From an optimization exercise on the open Yosys and OpenROAD flow, aimed at small area, a short achievable clock period and few clock cycles per item; shortcuts taken in it are not production practice. At most, simulation tests tie the RTL to the original design; equivalence was not proved. The series may have gaps, and a smaller design here may also do less where the tests do not look. The RTL of runs 2 and 3 was laid out without a check of its function.

## flow/run.sh

```bash
#!/bin/bash
# synth_recipe.tcl (not shown) runs the flow's synth.tcl, then flattens the netlist and writes it again
# the make line also repeats each setting of config.mk as NAME=value (left out here)
make -C /OpenROAD-flow-scripts/flow DESIGN_CONFIG=/design/flow/config.mk WORK_HOME=/design/flow/orfs CLKGATE_MAP_FILE= SYNTH_SCRIPT=/design/flow/synth_recipe.tcl finish
```

## flow/config.mk

```make
export PLATFORM = sky130hd
export DESIGN_NAME = mult32x32
export DESIGN_NICKNAME = mult32x32
export VERILOG_FILES = /design/flow/design.v
export SDC_FILE = /design/flow/constraint.sdc
export NUM_CORES = 4
export LEC_CHECK = 0
export CAP_MARGIN = 20
export CORE_MARGIN = 2
export CORE_UTILIZATION = 40
export SLEW_MARGIN = 20
```

## flow/constraint.sdc

```tcl
create_clock -name core_clock -period 12.0 [get_ports {clk}]
set_input_delay 2.4000 -clock core_clock [delete_from_list [all_inputs] [get_ports {clk}]]
set_output_delay 2.4000 -clock core_clock [all_outputs]
set_load 0.01 [all_outputs]
```

## flow/design.v

```verilog
module mult32x32_fsm (
    input logic clk,               
    input logic reset,             
    input logic start,             
    output logic busy,             
    output logic [1:0] a_sel,      
    output logic b_sel,            
    output logic [2:0] shift_sel,  
    output logic upd_prod,         
    output logic clr_prod          
);
	typedef enum { idle, handle1, handle2, handle3, handle4, handle5, handle6, handle7, handle8} sm_type;
	sm_type current_state;
	sm_type next_state;
	always_ff @(posedge clk, posedge reset) begin
		if (reset== 1'b1) begin
			current_state <=idle;
		end
		else begin
			current_state <= next_state;
		end
	end
	always_comb begin
		next_state= current_state;
		busy=1'b1;
		upd_prod= 1'b1;
		clr_prod= 1'b0;
		a_sel= 2'b0;
		b_sel= 1'b0;
		shift_sel= 3'b0;
		case(current_state)
			idle: begin
				if(start== 1'b0) begin
					next_state=idle;
					busy=1'b0;
					upd_prod=1'b0;
				end
				else begin
					next_state=handle1;
					busy=1'b0;
					upd_prod=1'b0;
					clr_prod=1'b1;
				end
			end
			handle1: begin
				next_state= handle2;
				a_sel=2'b0;
				b_sel=1'b0;
				shift_sel=3'b0;
			end
			handle2: begin
				next_state= handle3;
				a_sel=2'b01;
				b_sel=1'b0;
				shift_sel=3'b001;
			end
			handle3: begin
				next_state= handle4;
				a_sel=2'b10;
				b_sel=1'b0;
				shift_sel=3'b010;
			end
			handle4: begin
				next_state= handle5;
				a_sel=2'b11;
				b_sel=1'b0;
				shift_sel=3'b011;
			end
			handle5: begin
				next_state= handle6;
				a_sel=2'b0;
				b_sel=1'b1;
				shift_sel=3'b010;
			end
			handle6: begin
				next_state= handle7;
				a_sel=2'b01;
				b_sel=1'b1;
				shift_sel=3'b011;
			end
			handle7: begin
				next_state= handle8;
				a_sel=2'b10;
				b_sel=1'b1;
				shift_sel=3'b100;
			end
			handle8: begin
				next_state= idle;
				a_sel=2'b11;
				b_sel=1'b1;
				shift_sel=3'b101;
			end
		endcase
	end
endmodule
module mult32x32_arith (
    input logic clk,              
    input logic reset,            
    input logic [31:0] a,         
    input logic [31:0] b,         
    input logic [1:0] a_sel,      
    input logic b_sel,            
    input logic [2:0] shift_sel,  
    input logic upd_prod,         
    input logic clr_prod,         
    output logic [63:0] product   
);
logic [15:0] out16;
logic [7:0] out8;
always_comb begin
	case(a_sel)
		2'b00: out8 = a[7:0];
		2'b01: out8 = a[15:8];
		2'b10: out8 = a[23:16];
		2'b11: out8 = a[31:24];
	endcase
end
always_comb begin
	case(b_sel)
		1'b0: out16 = b[15:0];
		1'b1: out16 = b[31:16];
	endcase
end
logic [23:0] mult;
always_comb begin
	mult = out16 * out8;
end
logic [63:0] shifted;
always_comb begin
	shifted = 64'b0;
	case(shift_sel)
		3'b000: shifted = mult;
		3'b001: shifted = mult << 8; 
		3'b010: shifted = mult << 16;
		3'b011: shifted = mult << 24;
		3'b100: shifted = mult << 32;
		3'b101: shifted = mult << 40;
	endcase
end
always_ff @(posedge clk, posedge reset) begin
	if(reset == 1'b1) begin 
		product <= 64'b0;
	end
	else begin
		if(clr_prod == 1'b1) begin
			product <= 64'b0;
		end
		else if (upd_prod == 1'b1) begin
			product <= product + shifted;
		end
	end
end
endmodule
module mult32x32 (
    input logic clk,             
    input logic reset,           
    input logic start,           
    input logic [31:0] a,        
    input logic [31:0] b,        
    output logic busy,           
    output logic [63:0] product  
);
logic [1:0] a_sel;
logic b_sel;
logic [2:0] shift_sel;
logic upd_prod;
logic clr_prod;
mult32x32_fsm fsm(
	.clk(clk),
	.reset(reset),
	.start(start),
	.busy(busy),
	.a_sel(a_sel),
	.b_sel(b_sel),
	.shift_sel(shift_sel),
	.upd_prod(upd_prod),
	.clr_prod(clr_prod)
);
mult32x32_arith arith(
	.clk(clk),
	.reset(reset),
	.a(a),
	.b(b),
	.a_sel(a_sel),
	.b_sel(b_sel),
	.shift_sel(shift_sel),
	.upd_prod(upd_prod),
	.clr_prod(clr_prod),
	.product(product)
);
endmodule
```

==> impl_metrics.toml, run 1 <==
[status]
status = "timing/DRC/antenna clean"

[floorplanning]
rows = 61
core_um2 = 27700
ios = 132
initial_core_util = 0.404

[logic_synthesis]
ys.flop_type = "dfrtp_1"
yosysSeqAreaShare = 0.152
synth_fp_nets = 1707
synth_cells = 1448
syn_area_um2 = 11200
netlist.area_leader.share = 0.152
synth-edff-count = 0
synth_area_leaders = "dfrtp_1 (15%), fa_1 (15%), ha_1 (12%)"

[global_routing]
grt_max_degree = 85
grt_pass1_vias = 10315
grt_pass1_wl_um = 55600
gr-total-overflow = 0
antenna_found_initial = 0

[hold_path]
hold_path.class = "flop to flop"
holdPathStages = 2
min_from = "arith.product[30]"
min_to = "arith.product[30]"

[timing]
slew_viol_final = 0
tns_ps = 0
clock_skew_ps = 10.3
fmax_mhz = 90.5
max_slew.worst_pin.slew_ps = 1060
period_needed_ps = 11050
fin_crit_sh = 0.921
hold_viol_final = 0
slew_headroom = 0.281
setup_viol_count_final = 0
worst_hold_slack_ps = 548

[final_layout]
area_growth_pct = 18.8
drive_gt1_frac = 0.0545
num-nets-final = 1813
stdcell_count = 1937
seqCellArea_um2 = 1700
final_util = 0.480
fillers = 2796
diodes = 0

[placement]
io_buffers = 131
dpl_cell_area_um2 = 13000
place_congestion = 0.936
dp_hpwl_um = 27200

[critical_path]
reg2reg_slack_ps = 1440
r2r_start = "fsm.current_state[2]"
path_max_fanout = 8
crit_required_ps = 12270
start_kind = "input port"
r2r_cells = 35
cp.arrival_ps = 11320
timing.rr.end = "arith.product[57]"
critPathMaxStageDelay_ps = 660
end_kind = "flop"
setup.worst_path.class = "input port to flop"

[clocking]
cts-hold-fix-buffers = 0
clk_pin_slew_ps = 70
cts_max_level = 3
cts_tree = "yes"
cts_sinks = 68
clockBufferDepth = 2
cts_root_buf = "clkbuf_16"
cts_resized = 0

[detailed_routing]
ant_nets = 0
avgRoutedWirePerCell_um = 18.0
wirelength_um = 34900
drtIter0Drc = 859
vias_per_cell = 5.59
vias = 10830
drcViolationCount = 0

[power]
Testbench counts for the RTL of run 1, summed over its fixed seeds: cycles 72,008, items 8,000.
-- run 1: cells in the final DEF (no fill, tap or decap), drive strengths merged, types with 3 or more instances in the layout --
| cell | count |
|---|---|
| nand4 | 21 |
| ha | 107 |
| nand2b | 11 |
| mux2i | 33 |
| a21o | 43 |
| and3 | 8 |
| a21oi | 101 |
| inv | 125 |
| a22oi | 5 |
| dfrtp | 68 |
| o21bai | 13 |
| clkdlybuf4s50 | 131 |
| o31ai | 7 |
| clkbuf | 9 |
| o22ai | 10 |
| xnor2 | 45 |
| nor4 | 4 |
| clkinv | 3 |
| o21ai | 129 |
| o21a | 11 |
| a41oi | 3 |
| nor3 | 21 |
| o221ai | 29 |
| a211oi | 6 |
| nor2b | 10 |
| buf | 34 |
| a21boi | 5 |
| fa | 85 |
| a31oi | 12 |
| a221oi | 4 |
| xor2 | 35 |
| nand2 | 118 |
| or2 | 19 |
| and2 | 15 |
| nand3 | 77 |
| nor2 | 175 |
-- run 1: kinds of logic after synthesis --
kind of cell    synth area share
compound gates             0.223
xor+xnor                  0.0626
fa+ha+maj                  0.272
buf+inv                   0.0658
flops                      0.152
mux                       0.0305
simple gates               0.194
-- run 1: routing by layer --
| layer | part of all wire | GRT usage | up-vias |
|---|---|---|---|
| met2 | 0.46 | 0.384 | 350 |
| met1 | 0.47 | 0.343 | 5161 |
| met3 | 0.056 | 0.0276 | 55 |
| li1 | - | - | 5264 |
| met5 | 0 | 0 | - |
| met4 | 0.022 | 0.0626 | 0 |
-- run 1: flip-flops by register name (all words and copies together) (netlist names) --
signal,flops
arith.product,64
fsm.current_state,4
-- run 1: cell type report --
| class | count | area share |
|---|---|---|
| clock buffers | 9 | 0.0169 |
| clock inverters | 7 | 0.00743 |
| inverters | 124 | 0.0350 |
| multi-input cells | 1186 | 0.659 |
| flip-flops and latches | 68 | 0.128 |
| well taps | 378 | 0.0356 |
| repair buffers | 165 | 0.118 |
-- run 1: worst max path at each step --
stage	startpoint	to	slack, ps	cells after the start
floorplan	a[23]	arith.product[57]	1960	35
global placement	a[23]	arith.product[57]	680	37
detailed placement	a[23]	arith.product[57]	660	37
CTS	a[18]	arith.product[57]	990	34
global route	b[19]	arith.product[57]	330	34
finish	b[19]	arith.product[57]	950	32
-- run 1: cells in the mapped netlist, types with 4 or more instances --
master    number
a21boi_0       5
and3_1         8
clkbuf_1      62
o21bai_1      13
nor2_1       175
o22ai_1       10
nand4_1       21
fa_1          85
o21ai_0      121
inv_1        123
buf_1          6
a21oi_1       99
nand3_1       77
a31oi_1       12
o221ai_1      29
mux2i_1       33
nor4_1         4
o21ai_1        8
or2_2         19
nor2b_1       10
o21a_1        11
nand2b_1      11
a21o_1        43
xnor2_1       45
xor2_1        35
dfrtp_1       68
ha_1         107
a22oi_1        5
and2_1        15
o31ai_1        7
nand2_1      118
nor3_1        21
-- run 1: stage by stage --
step / worst slack [ps]
2_1_floorplan: 1960
3_3_place_gp: 679
3_5_place_dp: 662
4_1_cts: 994
5_1_grt: 331
6_report: 946
-- run 1: worst max-delay path, delay by kind of cell --
family | cells | cell delay (ps)
multiplexers | 2 | 800
adder cells (fa/ha/maj) | 6 | 2960
AO/OA/AOI/OAI | 16 | 3760
AND/OR/NAND/NOR | 4 | 540
buffers and inverters | 3 | 490
XOR/XNOR | 1 | 370
Run 1, sequential cells colored by netlist name:
The bar under the picture is 50 um long.
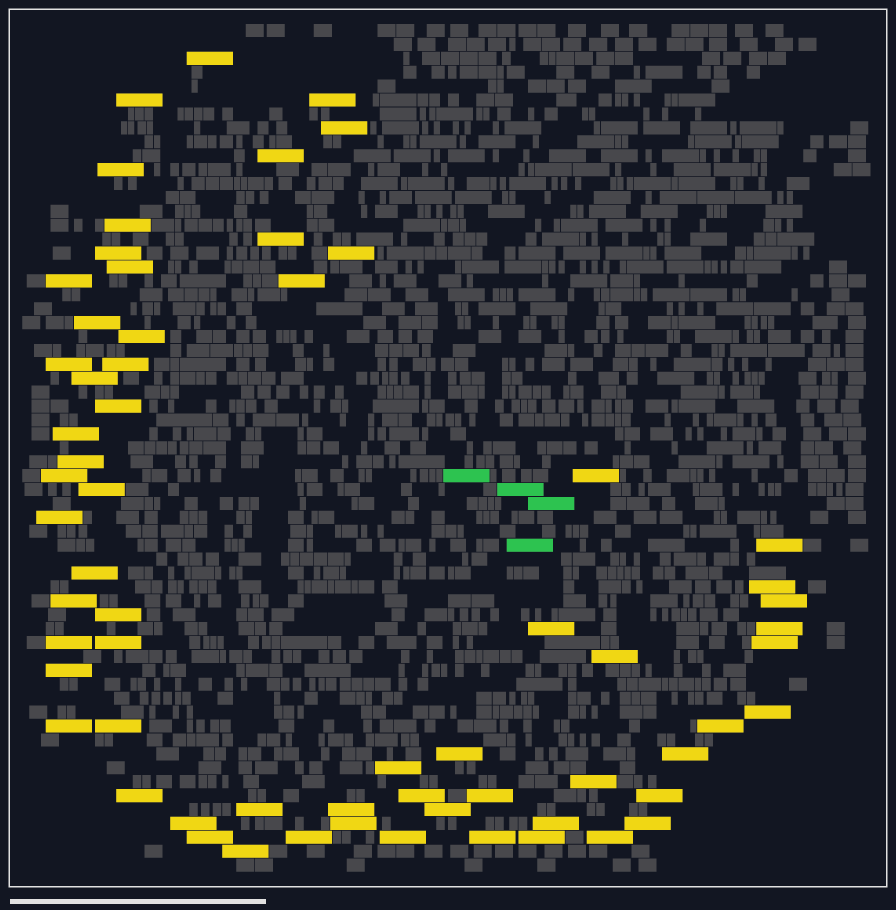
`arith.product`: marked yellow, sequential cells 64, where widely spread. `fsm.current_state`: marked green, sequential cells 4, where center.

Run 1, the clock network:
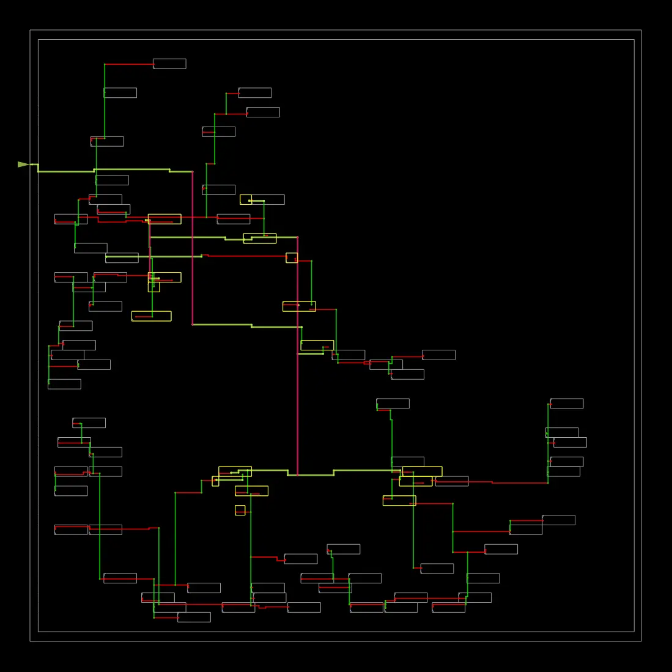
Skew-Pair Late Insertion Delay: 350 ps
cts bufs inserted: 9
FFs & Latches: 68

Run 1, pin placement:
The bar under the picture is 50 um long. Pins as bars across the die edge, other pins in gray.
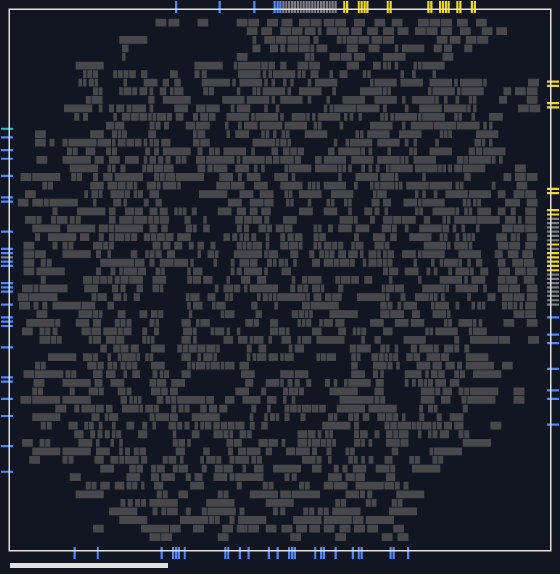
`product`: marked blue, pins 64, direction output, edge 26 south, 25 west, 7 east, 6 north. `clk`: marked cyan, pins 1, direction input, edge west. `b`: marked yellow, pins 32, direction input, edge 18 north, 14 east.

==> run 2, diff against run 1 <==
==> flow/design.v (replaced) <==
module mult32x32_fsm #(
    parameter int R = 8
) (
    input  logic clk,
    input  logic reset,
    input  logic start,
    input  logic [31:0] a,
    input  logic [31:0] b,
    output logic busy,
    output logic swap,
    output logic [$clog2(32/R)-1:0] idx,
    output logic acc,
    output logic load
);
localparam int C  = 32 / R;
localparam int CW = $clog2(C);
logic [CW-1:0] la, lb;           
logic          swap_s;
logic [CW-1:0] first;
logic [CW-1:0] cnt;
logic          sw;
always_comb begin
    la = '0;
    lb = '0;
    for (int j = 1; j < C; j++) begin
        if (|a[j*R +: R]) la = CW'(j);
        if (|b[j*R +: R]) lb = CW'(j);
    end
    swap_s = la < lb;
    first  = swap_s ? la : lb;
end
assign swap = busy ? sw : swap_s;
assign idx  = busy ? cnt : first;
assign acc  = busy;
assign load = busy | start;
always_ff @(posedge clk, posedge reset) begin
    if (reset) begin
        busy <= 1'b0;
    end else if (start) begin
        busy <= first != '0;
    end else if (busy) begin
        busy <= cnt != '0;
    end
end
always_ff @(posedge clk) begin
    if (start) begin
        cnt <= first - 1'b1;
        sw  <= swap_s;
    end else if (busy) begin
        cnt <= cnt - 1'b1;
    end
end
endmodule
module mult32x32_arith #(
    parameter int R = 8
) (
    input  logic clk,
    input  logic [31:0] a,
    input  logic [31:0] b,
    input  logic swap,
    input  logic [$clog2(32/R)-1:0] idx,
    input  logic acc,
    input  logic load,
    output logic [63:0] product
);
logic [31:0]   x, y;
logic [R-1:0]  d;
logic [63:0]   base;
logic [63:0]   sum;
assign x    = swap ? b : a;
assign y    = swap ? a : b;
assign d    = y[idx*R +: R];
assign base = acc ? {product[63-R:0], {R{1'b0}}} : 64'd0;
assign sum  = base + x * d;
always_ff @(posedge clk) begin
    if (load) product <= sum;
end
endmodule
module mult32x32 (
    input logic clk,             
    input logic reset,           
    input logic start,           
    input logic [31:0] a,        
    input logic [31:0] b,        
    output logic busy,           
    output logic [63:0] product  
);
localparam int R  = 8;           
localparam int C  = 32 / R;      
localparam int CW = $clog2(C);
logic          swap;             
logic [CW-1:0] idx;              
logic          acc;              
logic          load;             
mult32x32_fsm #(.R(R)) fsm (
    .clk(clk),
    .reset(reset),
    .start(start),
    .a(a),
    .b(b),
    .busy(busy),
    .swap(swap),
    .idx(idx),
    .acc(acc),
    .load(load)
);
mult32x32_arith #(.R(R)) arith (
    .clk(clk),
    .a(a),
    .b(b),
    .swap(swap),
    .idx(idx),
    .acc(acc),
    .load(load),
    .product(product)
);
endmodule
Run 2, the clock network:
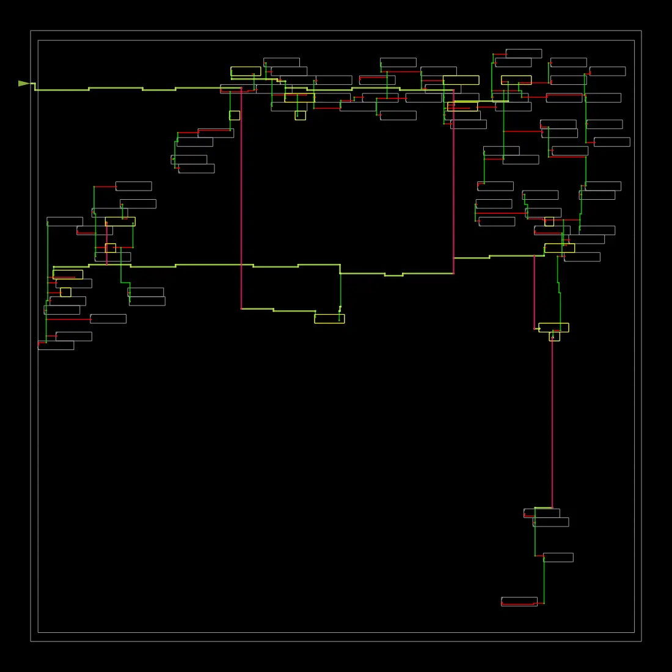
# clk buffers: 9
clock sink count: 68
Final Skew: 13.6 ps

Run 2, wires at chosen ports, followed through buffers:
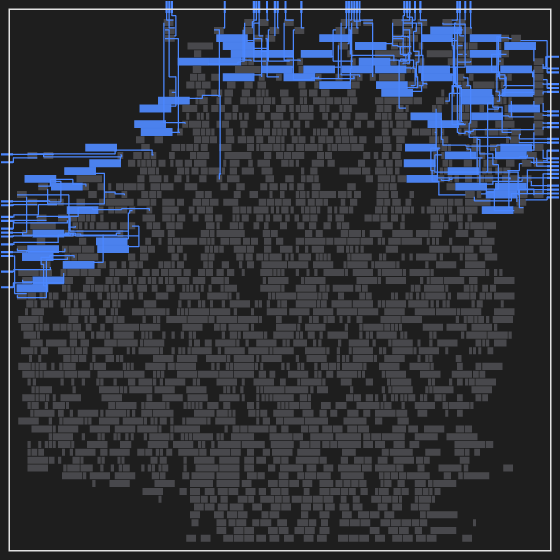
`product`: marked blue, bits 64, direction output, edge 27 north, 23 east, 14 west, end cells 64, wire 2510 um.

Run 2, clock distribution:
The bar under the picture is 50 um long.
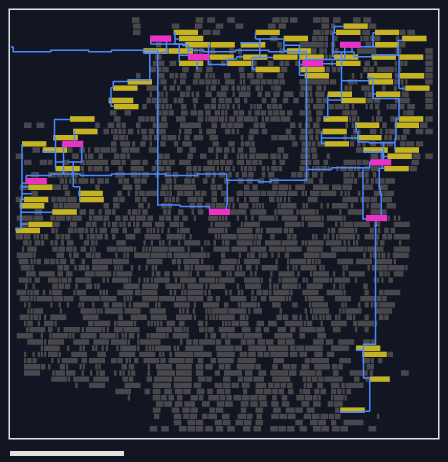
flip-flops: marked yellow, count 68. clock drivers: marked magenta, count 9. clock wires: marked blue, length 1330 um.
There are 10 routed clock nets.
Skew-Pair Late Insertion Delay: 370 ps

==> impl_metrics.toml, run 2 <==
[hold_path]
holdPathStages = 2
min_from = "fsm.cnt[0]"
min_to = "fsm.busy"
hold_path.class = "flop to flop"

[logic_synthesis]
synth_cells = 1487
netlist.area_leader.share = 0.268
synth-edff-count = 67
yosysSeqAreaShare = 0.150
yosysTopAreaCell = "fa_1"
yosysUniqueCellTypes = 70
ys.flop_type = "edfxtp_1"
synthMostInstantiatedCell = "nor2_1"
syn_area_um2 = 13500
yosys_warnings = 2
synth_fp_nets = 1829
async_reset_ff_frac = 0.0147
synth_commonest_cells = "nor2_1 (241), inv_1 (197), fa_1 (181), ha_1 (94), a21oi_1 (81)"
synth_area_leaders = "fa_1 (27%), edfxtp_1 (15%), ha_1 (8.7%)"

[timing]
setup_viol_count_final = 0
hold_viol_final = 0
slew_headroom = 0.393
fin_crit_sh = 0.972
slew_viol_final = 0
period_needed_ps = 11660
max_slew.worst_pin.slew_ps = 911
fmax_mhz = 85.7

[detailed_routing]
vias_per_cell = 5.21
wirelength_um = 39800
dr.pass1.iters = 5
ant_nets = 0
avgRoutedWirePerCell_um = 17.4
vias = 11906
drtIter0Drc = 539
drcViolationCount = 0

[floorplanning]
ios = 132
initial_core_util = 0.405
core_um2 = 33400
rows = 67
dieWidth_um = 188

[status]
status = "timing/DRC/antenna clean"

[critical_path]
timing.rr.end = "arith.product[63]"
slowest_stage = "fa_1"
crit_required_ps = 12220
r2r_start = "fsm.busy"
path_common_cell = "buf_4"
critical-path-top-delay-family = "adder cells"
critPathMaxStageDelay_ps = 600
reg2reg_slack_ps = 2750
start_kind = "input port"
end_kind = "flop"
setup.worst_path.class = "input port to flop"
path_max_fanout = 8
r2r_cells = 37
cp.arrival_ps = 11890
path_buf_inv = 11

[final_layout]
stdcell_count = 2286
fillers = 3077
largest_register_ffs = 64
largest-register = "arith.product"
reg_top3 = "arith.product x64, fsm.cnt x2"
diodes = 0
area_growth_pct = 32.8
drive_gt1_frac = 0.212
final_common_cell = "nor2_1"
layout_common_cells = "nor2_1 (234), buf_4 (229), inv_1 (197)"
num-nets-final = 2175

[clocking]
cts_max_level = 3
clk_pin_slew_ps = 70
cts_made_buffers = 9
clockBufferDepth = 2
cts_tree = "yes"
cts_root_buf = "clkbuf_16"

[placement]
dp_hpwl_um = 31600
dp.cells = 2245
io_buffers = 131
place_congestion = 0.921

[global_routing]
grt_pass1_wl_um = 64400
gr-total-overflow = 0
grt_max_degree = 67
antenna_found_initial = 0
grt_pass1_vias = 12837
grt_usage = 0.228
run 2: cell count changes in the layout (fill, tap and decap cells not counted), moves of 18 or more:
cell	delta
a21oi_1	-30
and2_1	+19
buf_4	+195
dfrtp_1	-67
edfxtp_1	+67
fa_1	+94
inv_1	+75
mux2i_4	+18
nand2_1	-53
nand3_1	-61
nor2_1	+59
o21ai_0	-94
o221ai_1	-28
or2_1	+32
run 2: metrics by stage:
| stage | util | setup slack [ps] | TNS, ps | hold WS (ps) | instance area, um^2 |
|---|---|---|---|---|---|
| floorplan | - | 528 | 0 | 549 | 13500 |
| global placement | 0.506 | -182 | -2410 | 596 | 16900 |
| detailed placement | 0.506 | -431 | -7780 | 612 | 16900 |
| CTS | 0.516 | 9.91 | 0 | 626 | 17300 |
| global route | 0.537 | -38.2 | -70.7 | 709 | 18000 |
| finish | 0.537 | 338 | 0 | 629 | 18000 |
run 2: logic make-up after synthesis:
group | after synthesis | share of synthesized area
simple gates | 505 | 0.180
fa+ha+maj | 275 | 0.354
buf+inv | 251 | 0.0791
compound gates | 235 | 0.114
mux | 81 | 0.0759
xor+xnor | 72 | 0.0466
flops | 68 | 0.150
run 2: worst max path at each step:
stage / startpoint / end / slack, ps / depth (start not counted)
2_1_floorplan: b[27] / arith.product[62] / 530 / 38
4_1_cts: a[19] / arith.product[63] / 10 / 43
3_3_place_gp: a[19] / arith.product[57] / -180 / 39
5_1_grt: a[22] / arith.product[63] / -40 / 43
6_report: b[27] / arith.product[63] / 340 / 42
3_5_place_dp: a[19] / arith.product[55] / -430 / 45
run 2: tightest hold or removal path: cells and delay by family, from the launching register on:
kind / cells / cell delay [ps]
AOI/OAI and AO/OA: 2 / 210
DFF: 1 / 380
run 2: cell type report:
type / instances / area [um^2] / area share
clock buffers: 9 / 225 / 0.0125
inverters: 198 / 743 / 0.0414
clock inverters: 7 / 81.3 / 0.00452
well taps: 448 / 561 / 0.0312
multi-input cells: 1173 / 10900 / 0.609
flip-flops and latches: 68 / 2040 / 0.113
repair buffers: 383 / 3380 / 0.188
run 2: repair_timing:
item / 4_1_cts / 5_1_grt
pin swaps: 0 / 36
hold endpoints to repair: 0 / 0
gates cloned: 2 / 7
endpoints found under the setup margin: 4 / 33
hold buffers: 0 / 0
resized for setup: 1 / 111
buffers inserted: 0 / 16
run 2: routing by layer:
metal  track usage  part of all wire  vias up
met5             0                 0        -
met4        0.0672             0.023        0
met3        0.0402             0.045       73
met2         0.411              0.51      299
met1         0.279              0.42     5894
li1              -                 -     5640
==> run 3, diff against run 2 <==
--- a/flow/config.mk
+++ b/flow/config.mk
@@ -5,7 +5,9 @@
 export SDC_FILE = /design/flow/constraint.sdc
 export NUM_CORES = 4
 export LEC_CHECK = 0
+export ABC_CLOCK_PERIOD_IN_PS = 4000
 export CAP_MARGIN = 20
 export CORE_MARGIN = 2
-export CORE_UTILIZATION = 40
+export CORE_UTILIZATION = 50
+export SETUP_SLACK_MARGIN = 5
 export SLEW_MARGIN = 20
Run 3, sequential cells colored by netlist name:
The bar under the picture is 50 um long.
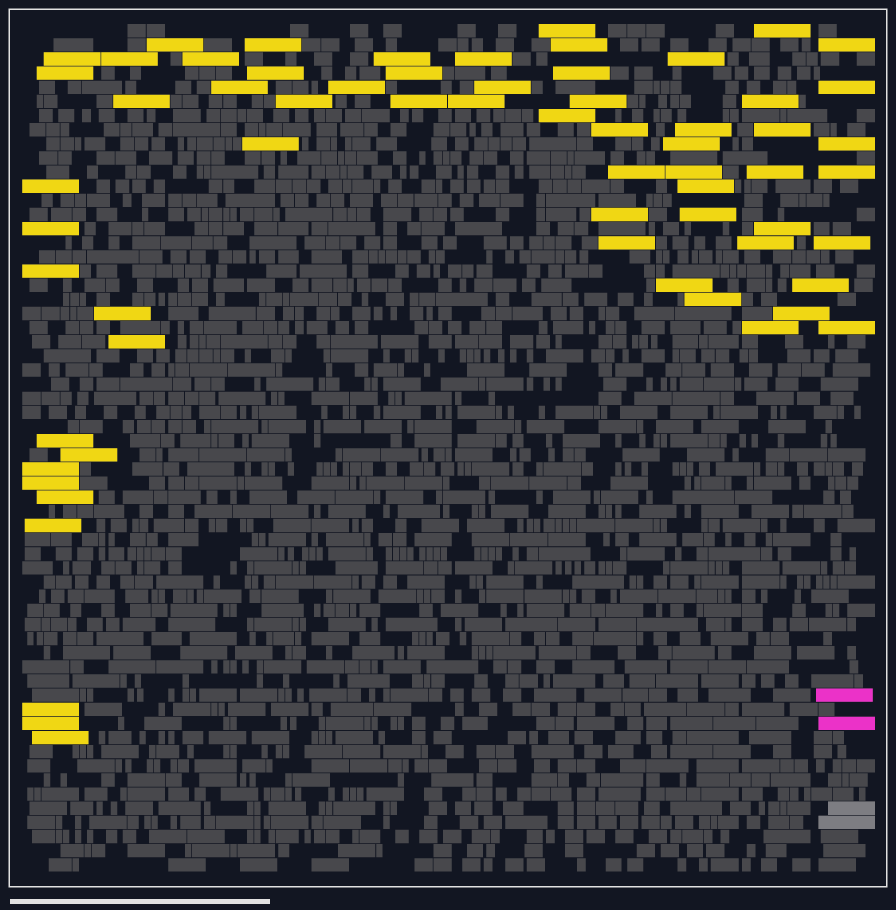
`fsm.cnt`: marked magenta, sequential cells 2. `arith.product`: marked yellow, sequential cells 64.

Run 3, the clock network:
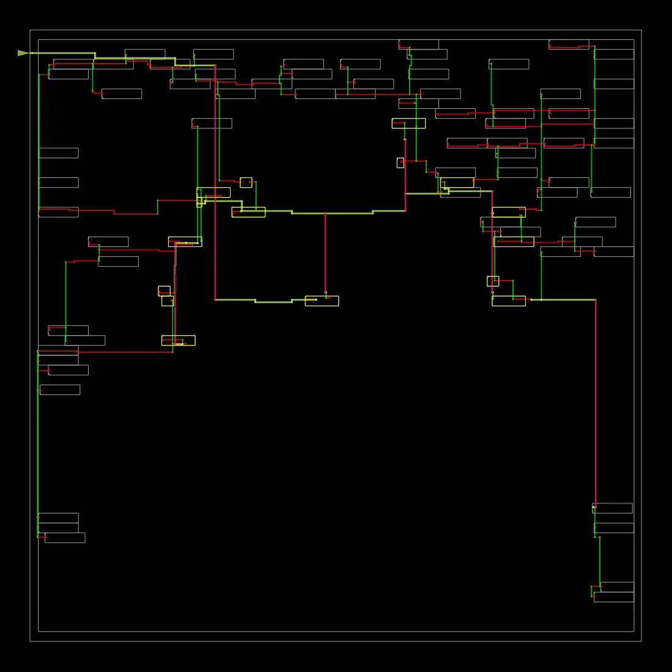
Final Skew: 11.2 ps
Skew-Pair Late Insertion Delay: 350 ps

Run 3, wires at chosen ports, followed through buffers:
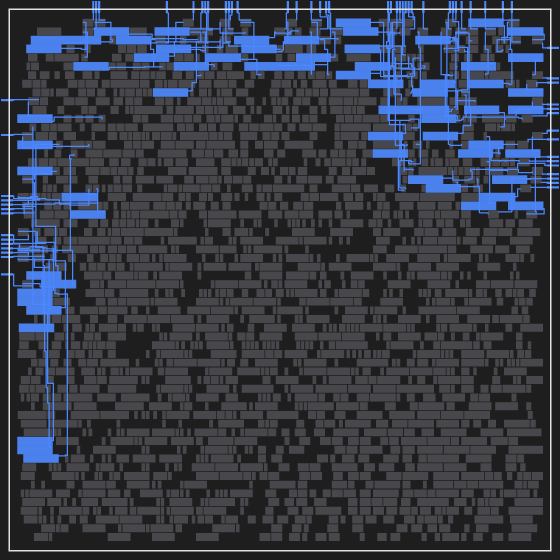
`product`: marked blue, bits 64, direction output, edge 35 north, 15 east, 14 west, end cells 64, wire 2380 um.
# IOs: 132
number of port buffers: 131

==> impl_metrics.toml, run 3 <==
[global_routing]
grt_pass1_wl_um = 69200
antenna_found_initial = 0
grt_pass1_vias = 13037
grt_max_degree = 53
grt_usage = 0.310
gr-total-overflow = 0

[timing]
slew_headroom = 0.403
period_needed_ps = 11170
hold_viol_final = 0
fin_crit_sh = 0.931
worst_hold_slack_ps = 648
slew_viol_final = 0
setup_viol_count_final = 0
max_slew.worst_pin.slew_ps = 895
grt_setup_unrepaired = "true"

[final_layout]
diodes = 0
largest_register_ffs = 64
layout_common_cells = "nor2_1 (213), inv_1 (183), buf_4 (175)"
stdcell_count = 2154
area_growth_pct = 40.8
reg_top3 = "arith.product x64, fsm.cnt x2"
final_common_cell = "nor2_1"
num-nets-final = 2150
design_area_um2 = 19100
largest-register = "arith.product"
drive_gt1_frac = 0.312

[logic_synthesis]
synth_area_leaders = "fa_1 (27%), edfxtp_1 (15%), ha_1 (8.7%)"
netlist.area_leader.share = 0.268
yosysUniqueCellTypes = 70
yosys_warnings = 2
synth-edff-count = 67
synthMostInstantiatedCell = "nor2_1"
yosysSeqAreaShare = 0.150
synth_fp_nets = 1829
yosysTopAreaCell = "fa_1"
syn_area_um2 = 13500
synth_cells = 1487
ys.flop_type = "edfxtp_1"

[detailed_routing]
vias_per_cell = 5.68
drtIter0Drc = 752
wirelength_um = 43000
dr.pass1.iters = 5
ant_nets = 0
avgRoutedWirePerCell_um = 20.0
vias = 12238

[critical_path]
cp.arrival_ps = 11370
start_kind = "input port"
critPathMaxStageDelay_ps = 570
reg2reg_slack_ps = 3120
end_kind = "flop"
crit_required_ps = 12200
setup.worst_path.class = "input port to flop"
slowest_stage = "fa_2"

[clocking]
cts_max_level = 3
cts-hold-fix-buffers = 0
cts_tree = "yes"
cts_sinks = 68
clockBufferDepth = 2
cts_made_buffers = 9
clk_pin_slew_ps = 70

[hold_path]
hold_path.class = "flop to flop"

[placement]
place_congestion = 0.913
dp.cells = 1997
dp_hpwl_um = 30900
dpl_cell_area_um2 = 16300

[status]
status = "timing/DRC/antenna clean"

[floorplanning]
core_um2 = 26800
initial_core_util = 0.505
rows = 60
dieWidth_um = 169

[flow_run]
max_cap_viol_count = 0
run 3: cell counts after synthesis:
No cell type changed its count.
run 3: final timing paths:
kind | to | depth (start not counted) | startpoint
min reg2reg | fsm.busy | 2 | fsm.cnt[0]
min in group asynchronous | fsm.busy | 2 | reset
max | arith.product[44] | 43 | b[24]
max in group asynchronous | fsm.busy | 2 | reset
min | fsm.busy | 2 | fsm.cnt[0]
max reg2reg | arith.product[44] | 35 | fsm.busy
run 3: what timing repair did:
action	CTS	global route
endpoints found under the hold margin	0	0
resized for setup	248	112
pin swaps	110	104
endpoints found under the setup margin	61	60
buffers inserted	88	40
gates cloned	12	1
run 3: cells by family (layout without fill, tap and decap cells):
| group | Yosys count | count (layout) | synth area share |
|---|---|---|---|
| mux | 81 | 83 | 0.0759 |
| buf+inv | 251 | 575 | 0.0791 |
| simple gates | 505 | 505 | 0.180 |
| flops | 68 | 68 | 0.150 |
| compound gates | 235 | 235 | 0.114 |
| xor+xnor | 72 | 72 | 0.0466 |
| fa+ha+maj | 275 | 275 | 0.354 |
run 3: area by class of cell:
| cell class | instances | area, um^2 |
|---|---|---|
| clock buffers | 9 | 225 |
| clock inverters | 7 | 73.8 |
| fillers | 2090 | 7740 |
| inverters | 198 | 746 |
| multi-input cells | 1170 | 12000 |
| flip-flops and latches | 68 | 2040 |
| well taps | 341 | 427 |
| repair buffers | 361 | 3540 |
run 3: critical path: cells and delay by family:
family	cells	cell delay (ps)
adders and majority gates	7	2960
and+or+nand+nor	12	2360
AOI/OAI and AO/OA	10	1620
buffers and inverters	10	1170
muxes	3	700
xor gates and xnor gates	1	130
run 3: layer usage:
metal	GRT usage	up-vias	share of wire
li1	-	5592	-
met1	0.391	6125	0.41
met2	0.561	417	0.51
met3	0.0404	104	0.051
met4	0.0840	0	0.028
met5	0	-	0
run 3: metrics by stage:
stage          setup slack (ps)  setup TNS [ps]
5_1_grt                     539               0
4_1_cts                     954               0
3_5_place_dp               -181           -1810
6_report                    826               0
3_3_place_gp               -196           -2000
2_1_floorplan              1280               0

## separate check: timing with driven ports
No port has a modelled driver above. Below, the same layouts with a new extraction and two added sets of constraints. Step 1, drivers: a clkbuf_16 drives clk and a buf_2 each remaining input, both assumed. Step 2 moves the port delays by t, midway between the first and last clock arrival at a register: inputs arrive t later, outputs are due t later. That takes back most of the time a late clock gives input paths. Slacks: no drivers / after step 1 / after step 2; pairs: no drivers / after step 1.
run | t, ns | setup WS [ns] | worst setup path after step 2 | clock arrival spread, ns
run 1 | 0.393 | 0.946 / 0.963 / 0.570 | input to register | 0.010 / 0.010
run 2 | 0.417 | 0.338 / 0.360 / -0.057 | input to register | 0.013 / 0.013
run 3 | 0.398 | 0.826 / 0.834 / 0.437 | input to register | 0.011 / 0.011
With both steps, setup timing fails in run 2, where it was met with ideal ports. The setup slack of run 2, which loses most, moves by +0.022 ns with the drivers and by -0.395 ns with both steps.
